Background: an optimization exercise with open tools, aiming at small area, a short achievable clock period and few clock cycles per item. Do not read the settings as production practice.
The RTL was checked by simulation tests, not by an equivalence proof against the original design.
The series may have gaps, and a smaller design here may also do less where the tests do not look.

--- flow/design.v: outline only ---
// module EC_TOP: 56 lines
// module EC_COMB: 14533 lines
module EC_TOP(
    clk, rst_n, in_valid,
    in_Px, in_Py, in_Qx, in_Qy, in_prime, in_a,
    out_valid, out_Rx, out_Ry
);
  // ...
==> flow/flow/run.sh <==
#!/bin/bash
# Layout flow: the standard synthesis, then the combinational logic between the
# registers is re-mapped with a stronger ABC script (every register instance, its name
# and its cell type are kept as the standard synthesis made them), then the standard
# layout steps from floorplan to finish.
set -euo pipefail
HERE=$(pwd)
RES=$HERE/orfs/results/${FLOW_PLATFORM}/EC_TOP/base
LIB=$FLOW_HOME/platforms/${FLOW_PLATFORM}/lib/sky130_fd_sc_hd__tt_025C_1v80.lib
YOSYS=$FLOW_HOME/../tools/install/yosys/bin/yosys
[ -x "$YOSYS" ] || YOSYS=yosys

# 1. standard synthesis
bash standard.sh synth > std_synth.log 2>&1
cp $RES/1_2_yosys.v std_synth.v

# 2. re-map the combinational logic
DU=""
for c in $(cat flow/dont_use.txt); do DU="$DU -dont_use $c"; done
cat > resynth.ys <<EOT
read_liberty -ignore_miss_func $LIB
read_verilog std_synth.v
hierarchy -top $FLOW_TOP
setattr -mod -set keep_hierarchy 1 sky130_fd_sc_hd__*df* sky130_fd_sc_hd__*dl*
flatten
opt_clean -purge
tee -o resynth_before.txt stat -liberty $LIB
abc -script $HERE/flow/resynth.abc -liberty $LIB $DU
opt_clean -purge
hilomap -singleton -hicell sky130_fd_sc_hd__conb_1 HI -locell sky130_fd_sc_hd__conb_1 LO
splitnets
opt_clean -purge
select $FLOW_TOP
tee -o resynth_after.txt stat -liberty $LIB
write_verilog -noattr -nohex -nodec -selected resynth.v
EOT
$YOSYS -l resynth.log -q resynth.ys > /dev/null 2>&1
cp resynth.v $RES/1_2_yosys.v
rm -f $RES/1_synth.odb $RES/1_synth.sdc

# 3. standard layout from the new netlist
# the setup margin makes the resizer shorten every register-to-register path
# whose slack is under the margin (so paths longer than 90 - margin ns)
# ports get the smallest plain buffer rather than the resizer's pick (a delay cell)
export BUFFER_PORTS_ARGS="-buffer_cell sky130_fd_sc_hd__buf_1"
SETUP_SLACK_MARGIN=68 bash standard.sh > std_layout.log 2>&1
==> flow/flow/dont_use.txt <==
sky130_fd_sc_hd__probe_p_8 sky130_fd_sc_hd__probec_p_8 sky130_fd_sc_hd__lpflow_bleeder_1 sky130_fd_sc_hd__lpflow_clkbufkapwr_1 sky130_fd_sc_hd__lpflow_clkbufkapwr_16 sky130_fd_sc_hd__lpflow_clkbufkapwr_2 sky130_fd_sc_hd__lpflow_clkbufkapwr_4 sky130_fd_sc_hd__lpflow_clkbufkapwr_8 sky130_fd_sc_hd__lpflow_clkinvkapwr_1 sky130_fd_sc_hd__lpflow_clkinvkapwr_16 sky130_fd_sc_hd__lpflow_clkinvkapwr_2 sky130_fd_sc_hd__lpflow_clkinvkapwr_4 sky130_fd_sc_hd__lpflow_clkinvkapwr_8 sky130_fd_sc_hd__lpflow_decapkapwr_12 sky130_fd_sc_hd__lpflow_decapkapwr_3 sky130_fd_sc_hd__lpflow_decapkapwr_4 sky130_fd_sc_hd__lpflow_decapkapwr_6 sky130_fd_sc_hd__lpflow_decapkapwr_8 sky130_fd_sc_hd__lpflow_inputiso0n_1 sky130_fd_sc_hd__lpflow_inputiso0p_1 sky130_fd_sc_hd__lpflow_inputiso1n_1 sky130_fd_sc_hd__lpflow_inputiso1p_1 sky130_fd_sc_hd__lpflow_inputisolatch_1 sky130_fd_sc_hd__lpflow_isobufsrc_1 sky130_fd_sc_hd__lpflow_isobufsrc_16 sky130_fd_sc_hd__lpflow_isobufsrc_2 sky130_fd_sc_hd__lpflow_isobufsrc_4 sky130_fd_sc_hd__lpflow_isobufsrc_8 sky130_fd_sc_hd__lpflow_isobufsrckapwr_16 sky130_fd_sc_hd__lpflow_lsbuf_lh_hl_isowell_tap_1 sky130_fd_sc_hd__lpflow_lsbuf_lh_hl_isowell_tap_2 sky130_fd_sc_hd__lpflow_lsbuf_lh_hl_isowell_tap_4 sky130_fd_sc_hd__lpflow_lsbuf_lh_isowell_4 sky130_fd_sc_hd__lpflow_lsbuf_lh_isowell_tap_1 sky130_fd_sc_hd__lpflow_lsbuf_lh_isowell_tap_2 sky130_fd_sc_hd__lpflow_lsbuf_lh_isowell_tap_4
==> flow/flow/resynth.abc <==
strash
dc2
balance; rewrite; refactor; balance; rewrite; rewrite -z; balance; refactor -z; rewrite -z; balance
dch -f
&get -n
&dch -f
&nf
&put
strash
dc2
balance; rewrite; refactor; balance; rewrite; rewrite -z; balance; refactor -z; rewrite -z; balance
&get -n
&deepsyn -T 20
&put
dch -f
map -a
map -D 16000
topo
==> flow/standard.sh <==
#!/bin/bash
# synth_recipe.tcl (not shown) runs the flow's synth.tcl, then flattens the netlist and writes it again
# the make line also repeats each setting of config.mk as NAME=value (left out here)
make -C /OpenROAD-flow-scripts/flow DESIGN_CONFIG=/design/flow/config.mk WORK_HOME=/design/flow/orfs CLKGATE_MAP_FILE= SYNTH_SCRIPT=/design/flow/synth_recipe.tcl "${@:-finish}"
==> flow/config.mk <==
export PLATFORM = sky130hd
export DESIGN_NAME = EC_TOP
export DESIGN_NICKNAME = EC_TOP
export VERILOG_FILES = /design/flow/design.v
export SDC_FILE = /design/flow/constraint.sdc
export NUM_CORES = 4
export LEC_CHECK = 0
export CAP_MARGIN = 20
export CORE_MARGIN = 2
export CORE_UTILIZATION = 40
export CTS_BUF_LIST = sky130_fd_sc_hd__clkbuf_4 sky130_fd_sc_hd__clkbuf_8
export SLEW_MARGIN = 20
==> flow/constraint.sdc <==
create_clock -name core_clock -period 90.0 [get_ports {clk}]
set_input_delay 18.0000 -clock core_clock [delete_from_list [all_inputs] [get_ports {clk}]]
set_output_delay 18.0000 -clock core_clock [all_outputs]
set_load 0.01 [all_outputs]
### Track usage over the die, run 1

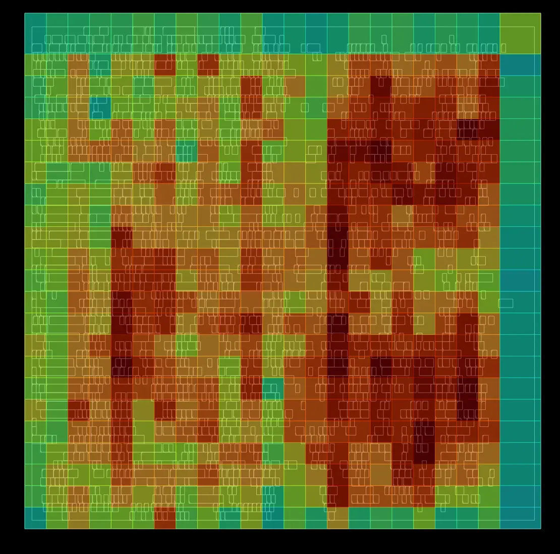
met1 usage: 0.4353
Finished Core Util: 0.4830
average wire per standard cell: 20.49 um
GR Layer Usage met3: 0.04771

### I/O pins on the die edge, run 1

Pins as bars across the die edge, other pins in grey.
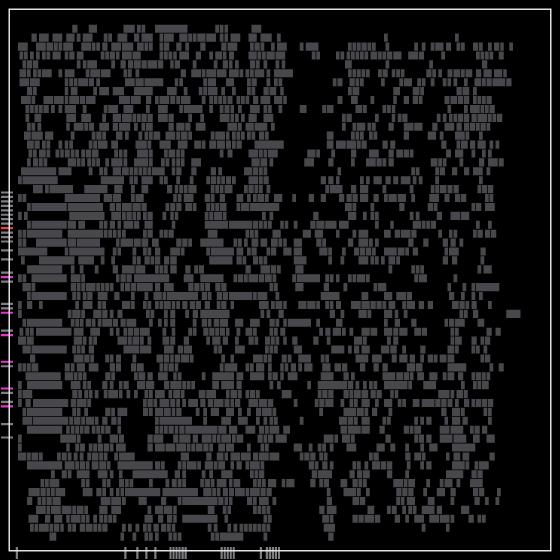
in_Px: marked magenta, pins 6, direction input, edge left. rst_n: marked red, pins 1, direction input, edge left.
Die Y: 164.8 um
die width: 164.8 um
port bufs: 50

### Sequential cells grouped by signal name, run 1

Bar = 50 um. Other sequential cells in the stronger grey, the rest of the logic in the fainter grey.
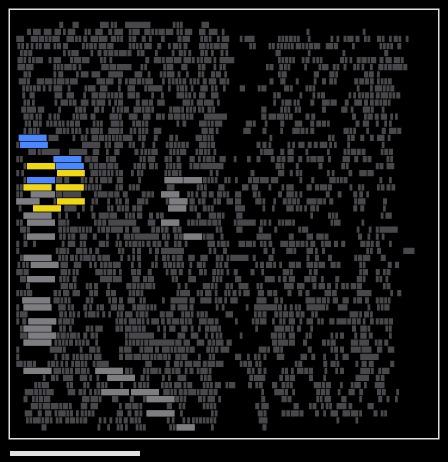
Py: marked yellow, sequential cells 6, where middle left. p: marked blue, sequential cells 5.
Another 29 sequential cells are not coloured.
Seq area share: 0.09094
FF+latch area: 1112 um^2

### Placement by cell class, run 1

Bar = 50 um.
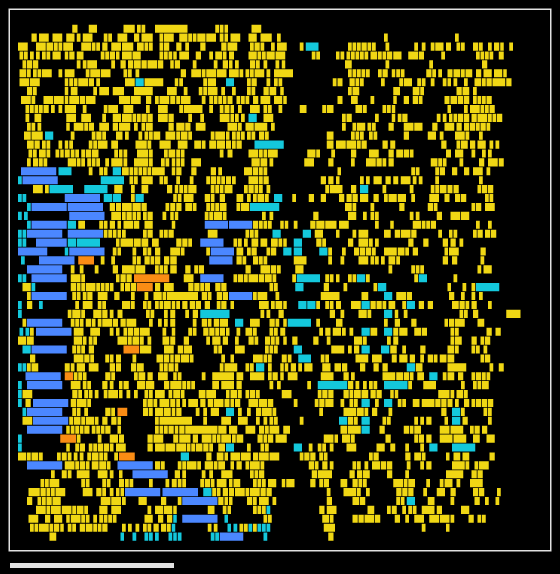
flip-flops: marked blue, cells 40, share of their area 9.4%. clock drivers and dummy loads: marked orange, cells 8, share of their area 0.97%. other buffers and delay cells: marked cyan, cells 118, share of their area 7.5%. all other logic: marked yellow, cells 1865, share of their area 82%.
std cell rows: 58
final instance area: 12230 um^2

==> impl_metrics.json, run 1 <==
{
  "status": "no timing/DRC/antenna violations",
  "cp_slowest_cell": "or3_2",
  "fin_hold_ws_ns": 0.3545,
  "grt.overflow.total": 0,
  "finalCritPeriodShare": 0.2248,
  "met3_length_um": 4976,
  "dp_cells": 2310,
  "clk_latency_ns": 0.32,
  "cp_common_cell": "nand2_1",
  "worst-path-buf-inv": 15,
  "grt_util_met2": 0.5557,
  "cts_num_sinks": 40,
  "slew_headroom": 0.3989,
  "grt_pass1_wl_um": 71700,
  "grt.busiest_layer": "met2",
  "cp.required_ns": 90.26,
  "rsz0062_at_grt": "no",
  "nets": 2069,
  "drive_above_1_share": 0.1083,
  "hold_viol": 0,
  "ant_nets": 0,
  "drcViolationCount": 0,
  "worst-r2r-cell-count": 141,
  "grt_pass1_vias": 12960,
  "synth_nets": 1944,
  "synth_warnings": 1,
  "cts_max_level": 2,
  "dpl.hpwl_um": 35580,
  "holdBufCountCts": 0,
  "reg2reg_slack_ns": 69.77,
  "synthCells": 1905,
  "start_util": 0.4086,
  "clock_path_buffers": 2,
  "vias": 14420,
  "drv_slew": 0,
  "fin_cells": 2361,
  "avgSynthCellArea_um2": 5.432,
  "grtUsageTotal": 0.3436,
  "grt_max_degree": 48,
  "clkSlewWorstSetupHoldPaths_ns": 0.09,
  "crit_path_end_kind": "flip-flop",
  "period_minus_slack_ns": 20.23,
  "wl_met1_um": 19000,
  "path_depth": 141,
  "highest_layer": "met5",
  "fin_skew_ns": 0.01355,
  "core_area_um2": 25330,
  "crit_fanout": 16,
  "finalSetupTns_ns": 0,
  "antenna_found_initial": 1,
  "crit_path_max_incr_delay_ns": 0.41,
  "fillers": 2706,
  "place.gp.congestion": 0.9978
}
Testbench counts for the RTL of run 1, summed over its fixed seeds: cycles 9,600, items 3,200.
==> run 1: area by class of cell <==
class                      count  area, um^2  share of cell area
clock buffer                   5       68.82            0.005626
sequential                    40        1112             0.09094
clock inverter                 3       46.29            0.003785
tap                          330       412.9             0.03376
multi-input combinational   1607        8691              0.7105
inverter                     258        1008             0.08245
timing repair buffer         118       892.1             0.07293
==> run 1: stage by stage <==
stage	util
2_1_floorplan	-
3_3_place_gp	0.4398
3_5_place_dp	0.4398
4_1_cts	0.4471
5_1_grt	0.4830
6_report	0.4830
==> run 1: timing repair <==
item / in CTS / in global routing
resized for setup: 27 / 140
gates cloned: 0 / 4
hold endpoints to repair: 0 / 0
buffers inserted: 0 / 39
pin swaps: 0 / 20
setup endpoints to repair: 6 / 6
## Run 2: what changed since run 1
--- a/flow/flow/resynth.abc
+++ b/flow/flow/resynth.abc
@@ -16,3 +16,3 @@
 map -a
-map -D 16000
+map -D 12500
 topo
### Placement by cell class, run 2

Bar = 50 um.
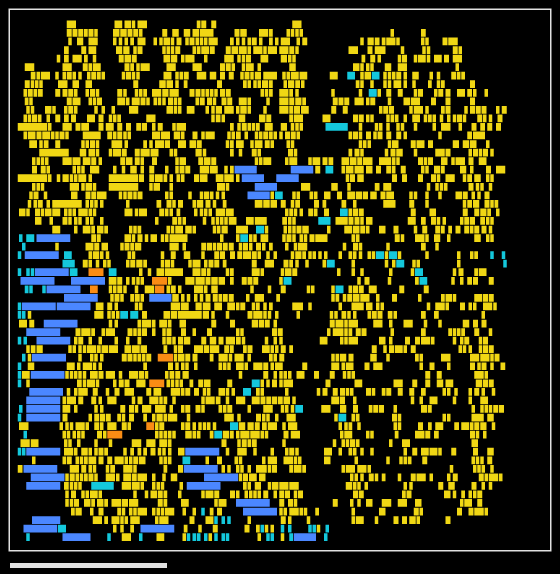
flip-flops: marked blue, cells 40, share of their area 9.3%. other buffers and delay cells: marked cyan, cells 84, share of their area 4.0%. clock drivers and dummy loads: marked orange, cells 8, share of their area 0.77%. all other logic: marked yellow, cells 2052, share of their area 86%.
core area: 27780 um^2
Finished Core Util: 0.4485
final instance area: 12460 um^2
std cell rows: 61

### Track usage over the die, run 2

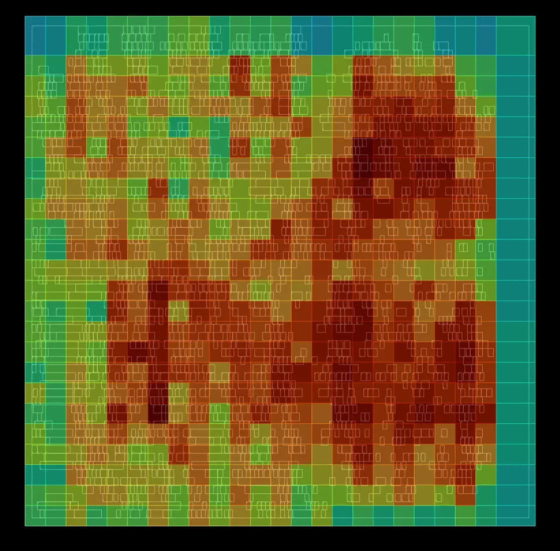
met2 Usage GRT: 0.5724
GR Layer Usage met3: 0.05127
met1 usage: 0.4339
average wire per standard cell: 20.35 um
gr busiest metal: met2

==> run 2 against run 1 <==
Against the previous run: synthesized cell count rose by 9.8%; sequential share of layout area down 0.18 points; flip-flop and latch count unchanged; largest cell class unchanged; still clean on timing, DRC and antenna; global-route usage increased by 0.37 points; non-clock buffer count decreased by 34; worst hold slack better by 0.0054 ns; critical path depth decreased by 131; highest routed layer is now met4; via count rose by 9.4%; critical path type is now input port to flip-flop; first-iteration DRC count is 4.5% lower; setup slack better by 0.37 ns; register-to-register slack better by 0.50 ns.
==> impl_metrics.json, run 2 <==
{
  "holdBufCountCts": 0,
  "ant_nets": 0,
  "hold_viol": 0,
  "dpl.hpwl_um": 39560,
  "fin_cells": 2562,
  "finalSetupTns_ns": 0,
  "dp_cells": 2546,
  "cp.required_ns": 90.07,
  "synth_warnings": 1,
  "fin_skew_ns": 0.01555,
  "place.gp.congestion": 1.007,
  "drv_slew": 0,
  "avgSynthCellArea_um2": 5.390,
  "grt_max_degree": 49,
  "clock_path_buffers": 2,
  "fillers": 3150,
  "grtUsageTotal": 0.3473,
  "fmax_mhz": 50.36,
  "crit_path_end_kind": "flip-flop",
  "clk_latency_ns": 0.32,
  "worst-r2r-cell-count": 111,
  "grt_pass1_wl_um": 79850,
  "met3_length_um": 4937,
  "period_minus_slack_ns": 19.86,
  "clkSlewWorstSetupHoldPaths_ns": 0.10,
  "finalCritPeriodShare": 0.2206,
  "wl_met1_um": 20740,
  "vias": 15770,
  "cts_num_sinks": 40,
  "rsz0062_at_grt": "no",
  "slew_headroom": 0.4125,
  "status": "no timing/DRC/antenna violations",
  "synth_nets": 2130,
  "drcViolationCount": 0,
  "grt_pass1_vias": 14480,
  "reg2reg_slack_ns": 70.27,
  "grt.overflow.total": 0,
  "antenna_found_initial": 0,
  "highest_layer": "met4",
  "drive_above_1_share": 0.06090,
  "nets": 2222
}
### I/O pins on the die edge, run 2

Pins as bars across the die edge, other pins in grey.
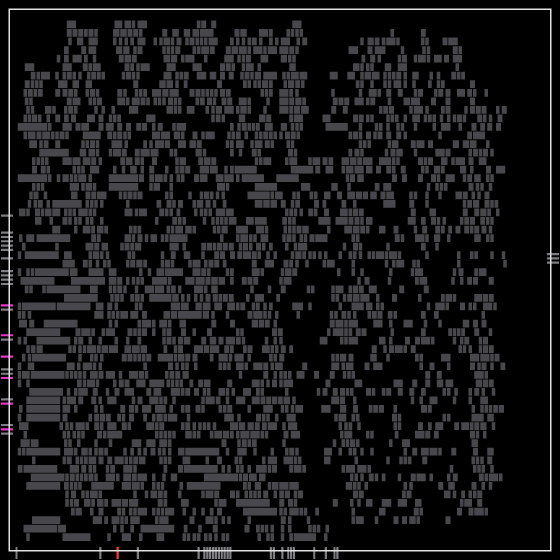
rst_n: marked red, pins 1, direction input, edge bottom. in_Px: marked magenta, pins 6, direction input, edge left.
Die Y: 171.9 um
die width: 171.9 um

## run 2: metrics by stage
stage	hold slack (ns)
floorplan	0.3312
global placement	0.3327
detailed placement	0.3434
CTS	0.3627
global route	0.3694
finish	0.3599
## run 2: cell type report
class	instances	area [um^2]	area share
clock buffer	6	76.32	0.006126
clock inverter	2	16.27	0.001305
inverter	288	1102	0.08847
multi-input combinational	1763	9200	0.7384
sequential	40	1111	0.08918
tap	378	473.0	0.03796
timing repair buffer	84	475.5	0.03816
timing repair inverter	1	5.005	0.0004017
## run 2: critical path: stages
cell and delay (ns):
buf_1 0.11, or2_2 0.28, a21oi_1 0.14, o21ai_0 0.17
nor2_1 0.60, clkinv_1 0.33, nand2_1 0.12, nand2_1 0.06
nand2_1 0.05, o21ai_0 0.07
## run 2: repair_timing
action | 4_1_cts | 5_1_grt
gates resized for setup | 1 | 51
pin swaps | 0 | 0
endpoints found under the setup margin | 6 | 6
cloned | 0 | 1
buffers inserted | 0 | 7
## Run 3: what changed since run 2
--- a/flow/flow/resynth.abc
+++ b/flow/flow/resynth.abc
@@ -16,3 +16,3 @@
 map -a
-map -D 12500
+map -D 14000
 topo
### Placement by cell class, run 3

Bar = 50 um.
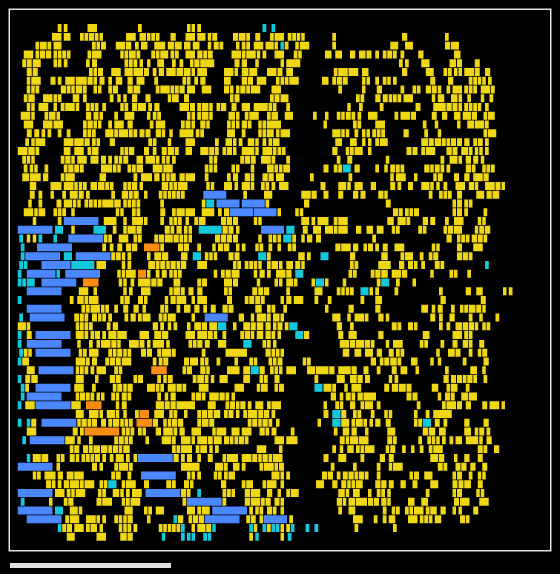
all other logic: marked yellow, cells 1958, share of their area 86%. other buffers and delay cells: marked cyan, cells 78, share of their area 3.7%. flip-flops: marked blue, cells 40, share of their area 9.7%. clock drivers and dummy loads: marked orange, cells 8, share of their area 1.0%.
Seq area share: 0.09379
core area: 26130 um^2
std cell rows: 59

### Sequential cells grouped by signal name, run 3

Bar = 50 um. Other sequential cells in the stronger grey, the rest of the logic in the fainter grey.
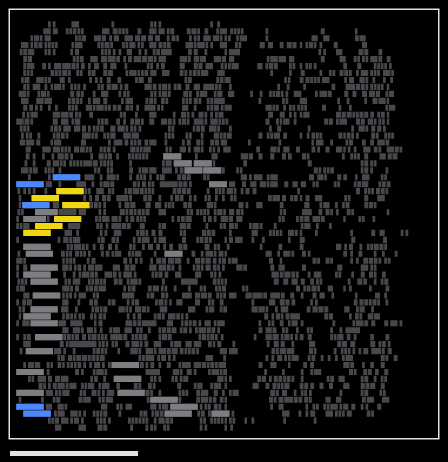
p: marked blue, sequential cells 5. Py: marked yellow, sequential cells 6, where middle left.
Finished Core Util: 0.4533
FF+latch area: 1111 um^2

### Routed metal per tile, run 3

Bar = 50 um. 33 x 33 tiles, from dark blue (low) to red (high), scaled to the fullest tile. Values are wire area over tile area, all layers added.
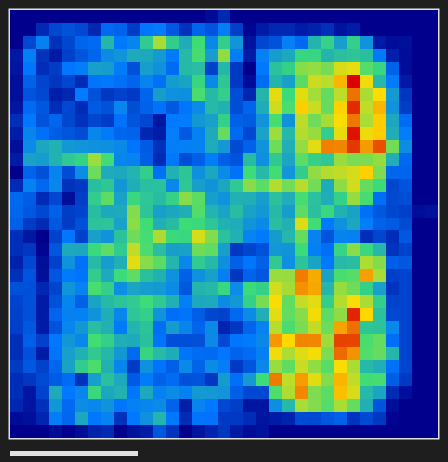
19% of the tiles are over half the peak. The mean over all tiles is 0.30. The fullest tile reaches 0.98. 12% of the tiles are nearly empty.
Total Wirelength: 48170 um
average wire per standard cell: 19.91 um
GRT Util Overall: 0.3373
vias: 14760

==> run 3 against run 2 <==
Against the previous run: synthesized area is 5.2% lower; fmax is 0.57% higher.
==> impl_metrics.json, run 3 <==
{
  "drcViolationCount": 0,
  "finalCritPeriodShare": 0.2194,
  "crit_path_end_kind": "flip-flop",
  "place.gp.congestion": 0.9940,
  "crit_path_max_incr_delay_ns": 0.53,
  "cap_violations": 0,
  "worst-r2r-cell-count": 123,
  "drv_slew": 0,
  "numCtsBuffers": 5,
  "cp_common_cell": "nand2_1",
  "stdcell_area_um2": 11850,
  "fmax_mhz": 50.65,
  "nets": 2122,
  "reg2reg_slack_ns": 70.26,
  "clk_latency_ns": 0.31,
  "grt_max_degree": 47,
  "slew_headroom": 0.3318,
  "avgSynthCellArea_um2": 5.349,
  "die_w_um": 167.5,
  "finalSetupTns_ns": 0,
  "status": "no timing/DRC/antenna violations",
  "cts_num_sinks": 40,
  "cp.required_ns": 90.26,
  "cp_slowest_cell": "edfxtp_1",
  "dp_cells": 2408,
  "fin_hold_ws_ns": 0.3573,
  "final_cell_mix": "nand2_1, nor2_1, clkinv_1",
  "synth_warnings": 1,
  "start_util": 0.4089,
  "synth_nets": 2037,
  "ant_nets": 0,
  "die_h_um": 167.5,
  "grt_pass1_wl_um": 75150,
  "path_class": "flip-flop to flip-flop",
  "clkSlewWorstSetupHoldPaths_ns": 0.10,
  "rsz0062_at_grt": "no",
  "fin_skew_ns": 0.01286,
  "grt_pass1_vias": 13710,
  "hold_viol": 0,
  "dpl.hpwl_um": 36730,
  "fin_cells": 2419,
  "drive_above_1_share": 0.06766,
  "grt.overflow.total": 0,
  "period_minus_slack_ns": 19.74
}
[run 3: layout make-up]
cell class / instances / area [um^2]
fill: 2936 / 14290
tap: 335 / 419.2
clock buffer: 5 / 68.82
inverter: 277 / 1075
clock inverter: 3 / 46.29
timing repair buffer: 78 / 426.7
multi-input combinational: 1681 / 8700
sequential: 40 / 1111
[run 3: layer usage]
layer,track usage,up-vias,share of wire
li1,-,7072,-
met1,0.4267,6652,0.40
met2,0.5585,806,0.44
met3,0.04562,228,0.095
met4,0.1803,0,0.064
met5,0,-,0
[run 3: repair_timing]
action                     CTS  global route
setup endpoints to repair    6             6
buffers inserted             0             3
gates cloned                 0             0
hold buffers                 0             0
pin swaps                    0             2
resized for setup            3            71
[run 3: critical path: cells and delay by family (launching register included)]
kind / cells / cell delay [ns]
AOI/OAI and AO/OA: 46 / 8.49
buffers and inverters: 12 / 1.77
and+or+nand+nor: 62 / 8.37
DFF: 1 / 0.53
xor gates and xnor gates: 3 / 0.49
### I/O pins on the die edge, run 3

Pins as bars across the die edge, other pins in grey.
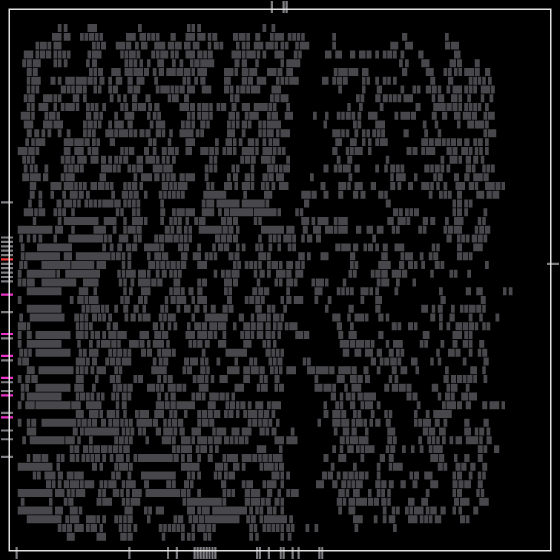

## Run 4: what changed since run 3
--- a/flow/config.mk
+++ b/flow/config.mk
@@ -9,3 +9,3 @@
 export CORE_MARGIN = 2
-export CORE_UTILIZATION = 40
+export CORE_UTILIZATION = 50
 export CTS_BUF_LIST = sky130_fd_sc_hd__clkbuf_4 sky130_fd_sc_hd__clkbuf_8
### I/O pins on the die edge, run 4

Pins as bars across the die edge, other pins in grey.
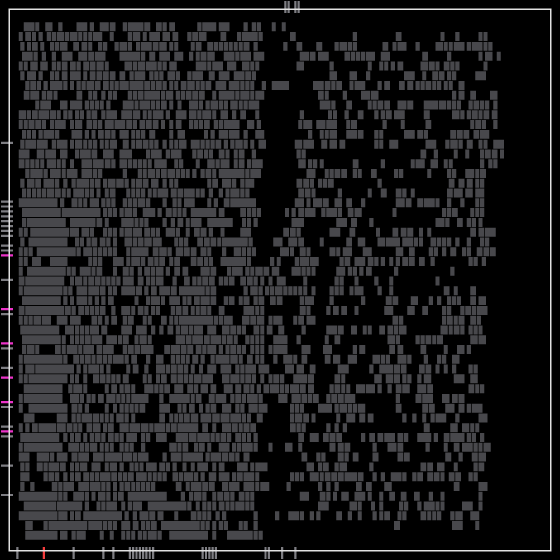
rst_n: marked red, pins 1, direction input, edge bottom. in_Px: marked magenta, pins 6, direction input, edge left.
All pins by edge: 26 left, 22 bottom, 4 top.
die width: 150.2 um
Die Y: 150.2 um

### Sequential cells grouped by signal name, run 4

Bar = 50 um. Other sequential cells in the stronger grey, the rest of the logic in the fainter grey.
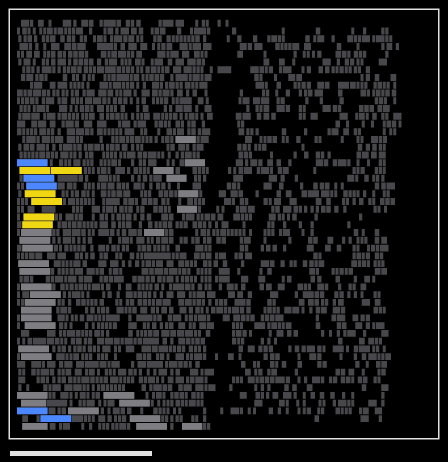
Finished Core Util: 0.5610
Seq area share: 0.09421

### Track usage over the die, run 4

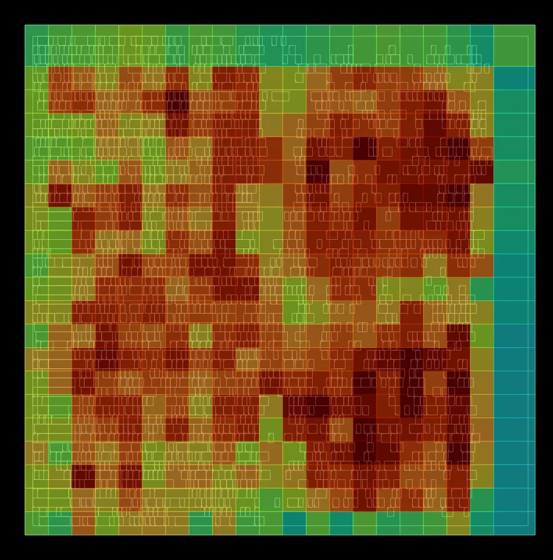
met2 Usage GRT: 0.6521
GR Layer Usage met3: 0.08273
met1 usage: 0.5055

==> run 4 against run 3 <==
Against the previous run: synthesized area unchanged; cell count decreased by 2.3%; critical path depth decreased by 1; setup slack got worse by 0.50 ns; first-iteration DRC count increased by 39%; flip-flop and latch count unchanged; critical endpoint is now sv[5]; largest cell class unchanged; highest routed layer unchanged; sequential share of layout area about the same; final area decreased by 0.44%; still clean; wire length decreased by 1.9%; global-route usage increased by 7.3 points.
==> impl_metrics.json, run 4 <==
{
  "fillers": 2119,
  "fin_skew_ns": 0.01335,
  "grt_max_degree": 46,
  "stdcell_area_um2": 11790,
  "place.gp.congestion": 1.070,
  "core_area_um2": 21020,
  "hold_viol": 0,
  "drive_above_1_share": 0.06753,
  "dpl.hpwl_um": 35410,
  "cts_resized": 2,
  "nets": 2126,
  "finalSetupTns_ns": 0,
  "fmax_mhz": 49.40,
  "synth_warnings": 1,
  "grt_pass1_wl_um": 72710,
  "grt.overflow.total": 0,
  "start_util": 0.5084,
  "cp_common_cell": "nand2_1",
  "crit_family": "simple AND/OR/NAND/NOR gates",
  "num_rows": 53,
  "cp_slowest_cell": "edfxtp_1",
  "crit_path_max_incr_delay_ns": 0.38,
  "cap_violations": 0,
  "drv_slew": 0,
  "avgSynthCellArea_um2": 5.349,
  "cp-start-kind": "flip-flop",
  "drcViolationCount": 0,
  "clock_path_buffers": 2,
  "status": "no timing/DRC/antenna violations",
  "path_depth": 122,
  "cp.required_ns": 90.22,
  "vias": 15220,
  "grtUsageTotal": 0.4098,
  "numCtsBuffers": 5,
  "holdBufCountCts": 0,
  "worst-r2r-cell-count": 122,
  "wl_per_cell_um": 20.00,
  "ant_nets": 0,
  "period_minus_slack_ns": 20.24,
  "clk_latency_ns": 0.32,
  "final_cell_mix": "nand2_1, nor2_1, clkinv_1",
  "reg2reg_slack_ns": 69.76,
  "clkSlewWorstSetupHoldPaths_ns": 0.09,
  "worst-path-buf-inv": 11,
  "cts_num_sinks": 40,
  "grt_pass1_vias": 13900,
  "cts_setup_buffers": 0,
  "slew_headroom": 0.2847,
  "fin_hold_ws_ns": 0.3738,
  "cts_tree": "done"
}
run 4: cell count changes in the layout (fill, tap and decap cells not counted), moves of 2 or more:
cell / delta
clkinv_1: +2
o21ai_1: -2
a21oi_1: +3
a21oi_2: -3
nor2_1: -2
buf_4: +2
nand2_2: -3
nand2_1: +3
run 4: metrics by stage:
step | setup slack (ns) | cells
4_1_cts | 68.12 | 2357
3_5_place_dp | 67.89 | 2349
3_3_place_gp | 68.54 | 2349
2_1_floorplan | 70.51 | 1998
5_1_grt | 67.82 | 2363
6_report | 69.76 | 2363
run 4: layout make-up:
type / count / area, um^2 / area share
clock inverters: 2 / 16.27 / 0.001379
well taps: 275 / 344.1 / 0.02917
clock buffers: 6 / 76.32 / 0.006471
repair buffers: 82 / 466.7 / 0.03957
flip-flops and latches: 40 / 1111 / 0.09421
inverters: 277 / 1069 / 0.09060
multi-input cells: 1681 / 8711 / 0.7386
run 4: layer usage:
metal	GRT usage	up-vias	routed length, um
li1	-	7084	-
met1	0.5055	6735	17290
met2	0.6521	1083	20370
met3	0.08273	321	5760
met4	0.2604	0	3837
met5	0	-	0
## Run 5: what changed since run 4
--- a/flow/config.mk
+++ b/flow/config.mk
@@ -9,4 +9,5 @@
 export CORE_MARGIN = 2
-export CORE_UTILIZATION = 50
+export CORE_UTILIZATION = 40
 export CTS_BUF_LIST = sky130_fd_sc_hd__clkbuf_4 sky130_fd_sc_hd__clkbuf_8
+export GPL_ROUTABILITY_DRIVEN = 0
 export SLEW_MARGIN = 20
==> run 5 against run 4 <==
Against the previous run: non-clock buffer count down 1; flip-flop and latch count unchanged; sequential share of layout area about the same; clock-buffer cell count down 1; cell count up 2.5%; highest routed layer unchanged; via count down 2.0%; global-route usage down 11 points.
==> impl_metrics.json, run 5 <==
{
  "status": "no timing/DRC/antenna violations",
  "avgSynthCellArea_um2": 5.349,
  "slew_headroom": 0.3129,
  "wl_met1_um": 17000,
  "grt_pass1_wl_um": 68720,
  "period_minus_slack_ns": 19.78,
  "worst-r2r-cell-count": 121,
  "num_rows": 59,
  "clk_latency_ns": 0.32,
  "finalSetupTns_ns": 0,
  "met3_length_um": 5471,
  "holdBufCountCts": 0,
  "die_h_um": 167.5,
  "cts_resized": 2,
  "clkSlewWorstSetupHoldPaths_ns": 0.09,
  "synth_warnings": 1,
  "die_w_um": 167.5,
  "nets": 2126,
  "cap_violations": 0,
  "cp-start-kind": "input port",
  "fin_skew_ns": 0.01402,
  "cts_setup_buffers": 0,
  "cp.required_ns": 90.06,
  "dp_cells": 2407,
  "grt_max_degree": 48,
  "fmax_mhz": 50.55,
  "final_cell_mix": "nand2_1, nor2_1, clkinv_1",
  "fin_cells": 2423,
  "dpl.hpwl_um": 32310,
  "drv_slew": 0
}
run 5: critical path, cell delays in order:
cell and delay, ns:
buf_1 0.09, or2_2 0.29, a21oi_1 0.16, o21ai_0 0.17, nor2_1 0.52, clkinv_1 0.29
nand2_1 0.12, nand2_1 0.06, nand2_1 0.06, o21ai_0 0.07
run 5: metal layers:
metal | vias up | GRT usage
li1 | 7071 | -
met1 | 6500 | 0.3802
met2 | 1020 | 0.4732
met3 | 325 | 0.08721
met4 | 0 | 0.1463
met5 | - | 0
run 5: metrics by stage:
stage	instance area (um^2)	setup WS (ns)	hold WS, ns
after floorplan	10690	70.51	0.3312
after global placement	11480	67.91	0.3322
after detailed placement	11480	67.66	0.3478
after CTS	11570	68.12	0.3674
after global routing	11830	68.03	0.3826
final	11830	70.22	0.3614
run 5: layout make-up:
class / instances / area [um^2] / share of cell area
Clock buffer: 5 / 68.82 / 0.005818
Clock inverter: 3 / 23.77 / 0.002010
Inverter: 277 / 1061 / 0.08971
Multi-Input combinational cell: 1681 / 8677 / 0.7336
Sequential cell: 40 / 1111 / 0.09394
Tap cell: 335 / 419.2 / 0.03544
Timing Repair Buffer: 81 / 461.7 / 0.03904
Timing Repair inverter: 1 / 5.005 / 0.0004231
### Placement by cell class, run 5

Bar = 50 um.
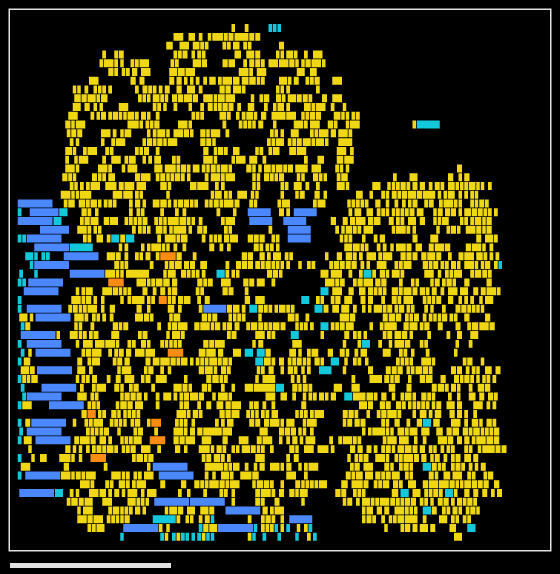
clock drivers and dummy loads: marked orange, cells 8, share of their area 0.81%. other buffers and delay cells: marked cyan, cells 81, share of their area 4.0%. flip-flops: marked blue, cells 40, share of their area 9.7%. all other logic: marked yellow, cells 1959, share of their area 85%.
Finished Core Util: 0.4526
Seq area share: 0.09394
final instance area: 11830 um^2

### Sequential cells grouped by signal name, run 5

Bar = 50 um. Other sequential cells in the stronger grey, the rest of the logic in the fainter grey.
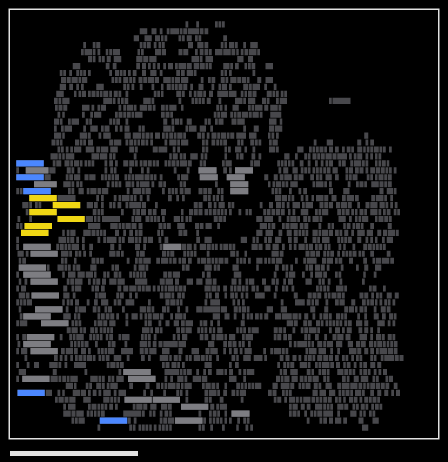

### Routed metal per tile, run 5

Bar = 50 um. 33 x 33 tiles, from dark blue (low) to red (high), scaled to the fullest tile. Values are wire area over tile area, all layers added.
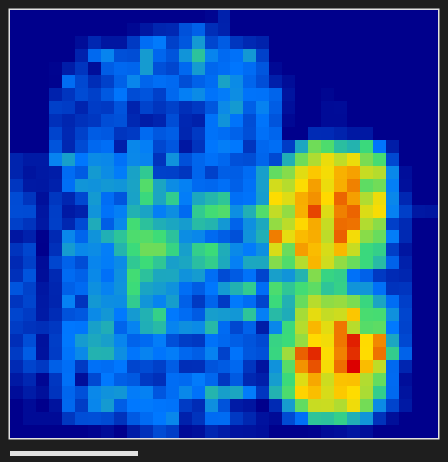
Total Wirelength: 43510 um
vias: 14920
average wire per standard cell: 17.96 um
GRT Util Overall: 0.3017

### I/O pins on the die edge, run 5

Pins as bars across the die edge, other pins in grey.
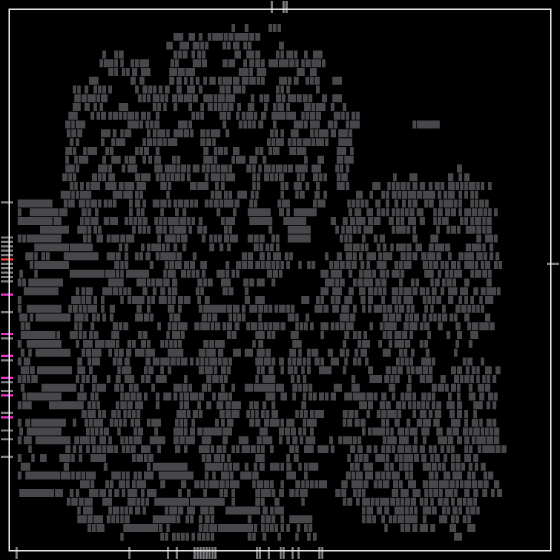

## Run 6: what changed since run 5
--- a/flow/flow/run.sh
+++ b/flow/flow/run.sh
@@ -45,2 +45,2 @@
 export BUFFER_PORTS_ARGS="-buffer_cell sky130_fd_sc_hd__buf_1"
-SETUP_SLACK_MARGIN=68 bash standard.sh > std_layout.log 2>&1
+SETUP_SLACK_MARGIN=69.5 bash standard.sh > std_layout.log 2>&1
--- a/flow/config.mk
+++ b/flow/config.mk
@@ -11,3 +11,2 @@
 export CTS_BUF_LIST = sky130_fd_sc_hd__clkbuf_4 sky130_fd_sc_hd__clkbuf_8
-export GPL_ROUTABILITY_DRIVEN = 0
 export SLEW_MARGIN = 20
### I/O pins on the die edge, run 6

Pins as bars across the die edge, other pins in grey.
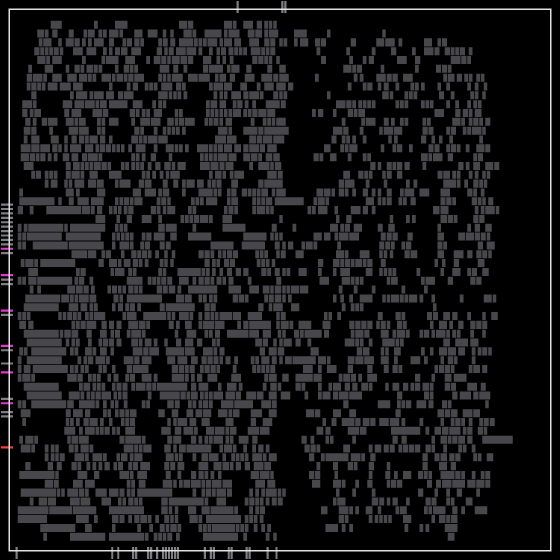
die width: 166.4 um
Die Y: 166.4 um

### Routed metal per tile, run 6

Bar = 50 um. 33 x 33 tiles, from dark blue (low) to red (high), scaled to the fullest tile. Values are wire area over tile area, all layers added.
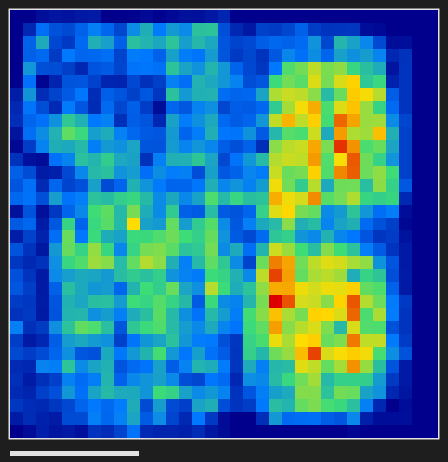
average wire per standard cell: 21.08 um
Total Wirelength: 50160 um
GRT Util Overall: 0.3376
vias: 14880

==> run 6 against run 5 <==
Against the previous run: cell count fell by 1.8%; sequential share of layout area fell by 0.42 points; clock-buffer cell count did not move; via count fell by 0.27%; clock skew fell by 0.0051 ns; die area fell by 1.3%; critical endpoint unchanged.
==> impl_metrics.json, run 6 <==
{
  "status": "no timing/DRC/antenna violations",
  "worst-r2r-cell-count": 126,
  "avgSynthCellArea_um2": 5.462,
  "dpl.hpwl_um": 36640,
  "post_dp_cell_area_um2": 11340,
  "grt.busiest_layer": "met2",
  "dp_cells": 2341,
  "finalSetupTns_ns": 0,
  "wl_met1_um": 19480,
  "antenna_found_initial": 0,
  "fin_cells": 2380,
  "clk_latency_ns": 0.31,
  "met3_length_um": 5169,
  "period_minus_slack_ns": 19.65,
  "nets": 2082,
  "final_cell_mix": "nand2_1, nor2_1, clkinv_1",
  "stdcell_area_um2": 12390,
  "slew_headroom": 0.3822,
  "cap_violations": 0,
  "grt_max_degree": 47,
  "num_rows": 59,
  "core_area_um2": 25980,
  "drv_slew": 0,
  "grt_pass1_wl_um": 74920,
  "synth_warnings": 1,
  "clkSlewWorstSetupHoldPaths_ns": 0.09
}
### Track usage over the die, run 6

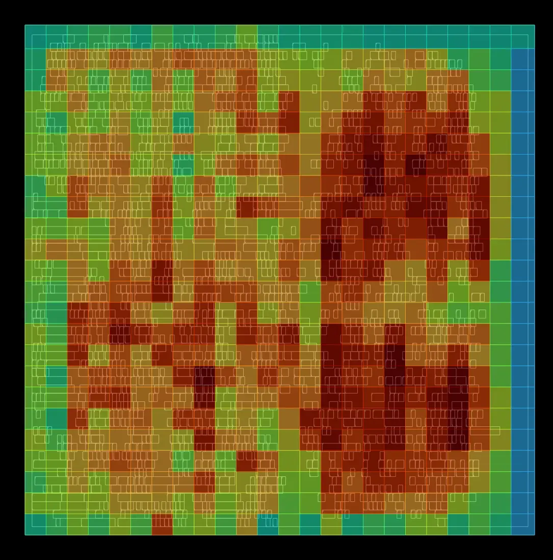
met2 Usage GRT: 0.5456
GR Layer Usage met3: 0.06554
Finished Core Util: 0.4768
met1 usage: 0.4206

==> run 6: worst max-delay path, cell delays in order <==
cell      delay, ns
buf_1          0.09
or2_2          0.29
a21oi_1        0.15
o221ai_1       0.20
nor2_1         0.44
clkinv_1       0.26
nor2_1         0.15
o22ai_1        0.09
==> run 6: what timing repair did <==
item | 4_1_cts | 5_1_grt
gates cloned | 0 | 4
pin swaps | 1 | 19
buffers inserted | 1 | 25
setup endpoints to repair | 6 | 6
hold buffers | 0 | 0
resized for setup | 41 | 147
==> run 6: stage by stage <==
stage	worst slack, ns	hold slack, ns
final	70.35	0.3694
after global placement	67.37	0.3427
after detailed placement	67.05	0.3386
after floorplan	70.02	0.3312
after global routing	69.34	0.3696
after CTS	69.51	0.3670
==> run 6: final cells by class <==
class,count,area (um^2)
clock inverters,3,46.29
repair buffers,105,740.7
fillers,2846,13600
well taps,335,419.2
inverters,235,914.6
multi-input cells,1656,9085
diodes,1,2.502
clock buffers,5,68.82
flip-flops and latches,40,1112

==> screenshots <==
Routed metal per tile.
shot_01.png
Bar = 50 um. 33 x 33 tiles, from dark blue (low) to red (high), scaled to the fullest tile. Values are wire area over tile area, all layers added.
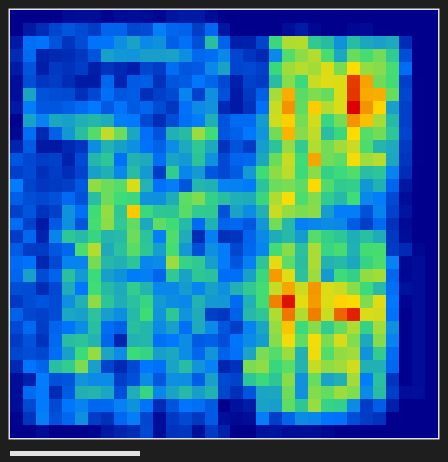
shot_02.png
Bar = 50 um. 30 x 30 tiles, from dark blue (low) to red (high), scaled to the fullest tile. Values are wire area over tile area, all layers added.
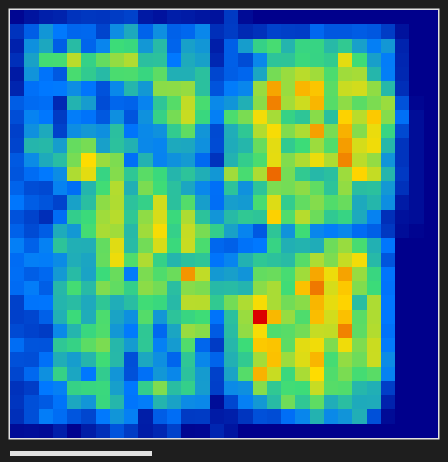
shot_03.png
Bar = 50 um. 34 x 34 tiles, from dark blue (low) to red (high), scaled to the fullest tile. Values are wire area over tile area, all layers added.
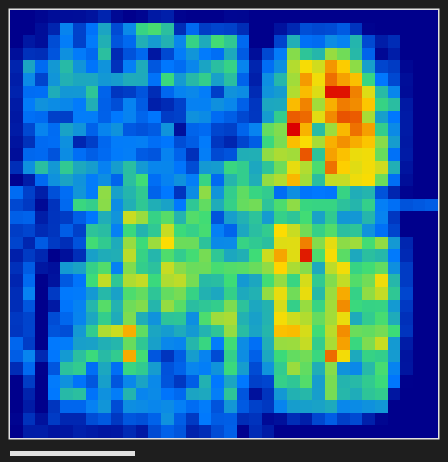
| from | picture |
|---|---|
| run 4 | shot_02.png |
| run 2 | shot_03.png |
| run 1 | shot_01.png |

Key to shot_03.png:
The densest ninth of the die: centre. The fullest tile reaches 0.97. 20% of the tiles are over half the peak. The emptiest ninth of the die: upper left. The mean over all tiles is 0.31. 13% of the tiles are nearly empty.

-- static timing again, ports no longer ideal --
Ports are ideal in the flow. The routed layouts listed here were re-timed in OpenROAD.
Step 1 (the two cells are an assumption about what drives the block):
set clk [get_ports {clk}]
set_driving_cell -lib_cell sky130_fd_sc_hd__clkbuf_16 $clk
set_driving_cell -lib_cell sky130_fd_sc_hd__buf_2 [delete_from_list [all_inputs] $clk]
Step 2 also shifts input and output timing later by t, the mid clock arrival at the registers, as if the neighbouring blocks saw the same clock.
Slacks: ideal / step 1 / step 2; pairs: ideal / step 1.
run	t (ns)	slack for setup (ns)	worst setup path at the end	cell pins on the clock port's net
run 1	0.338	69.771 / 69.771 / 69.771	register to register	1
run 2	0.345	70.143 / 70.160 / 69.815	input to register	1
run 3	0.344	70.256 / 70.256 / 69.932	input to register	1
run 4	0.350	69.756 / 69.756 / 69.756	register to register	1
run 5	0.349	70.219 / 70.237 / 69.888	input to register	1
run 6	0.341	70.353 / 70.365 / 70.024	input to register	1
After both steps setup and hold are still met in every run listed. The setup slack of run 5, which loses most, moves by +0.018 ns with the drivers and by -0.331 ns with both steps.
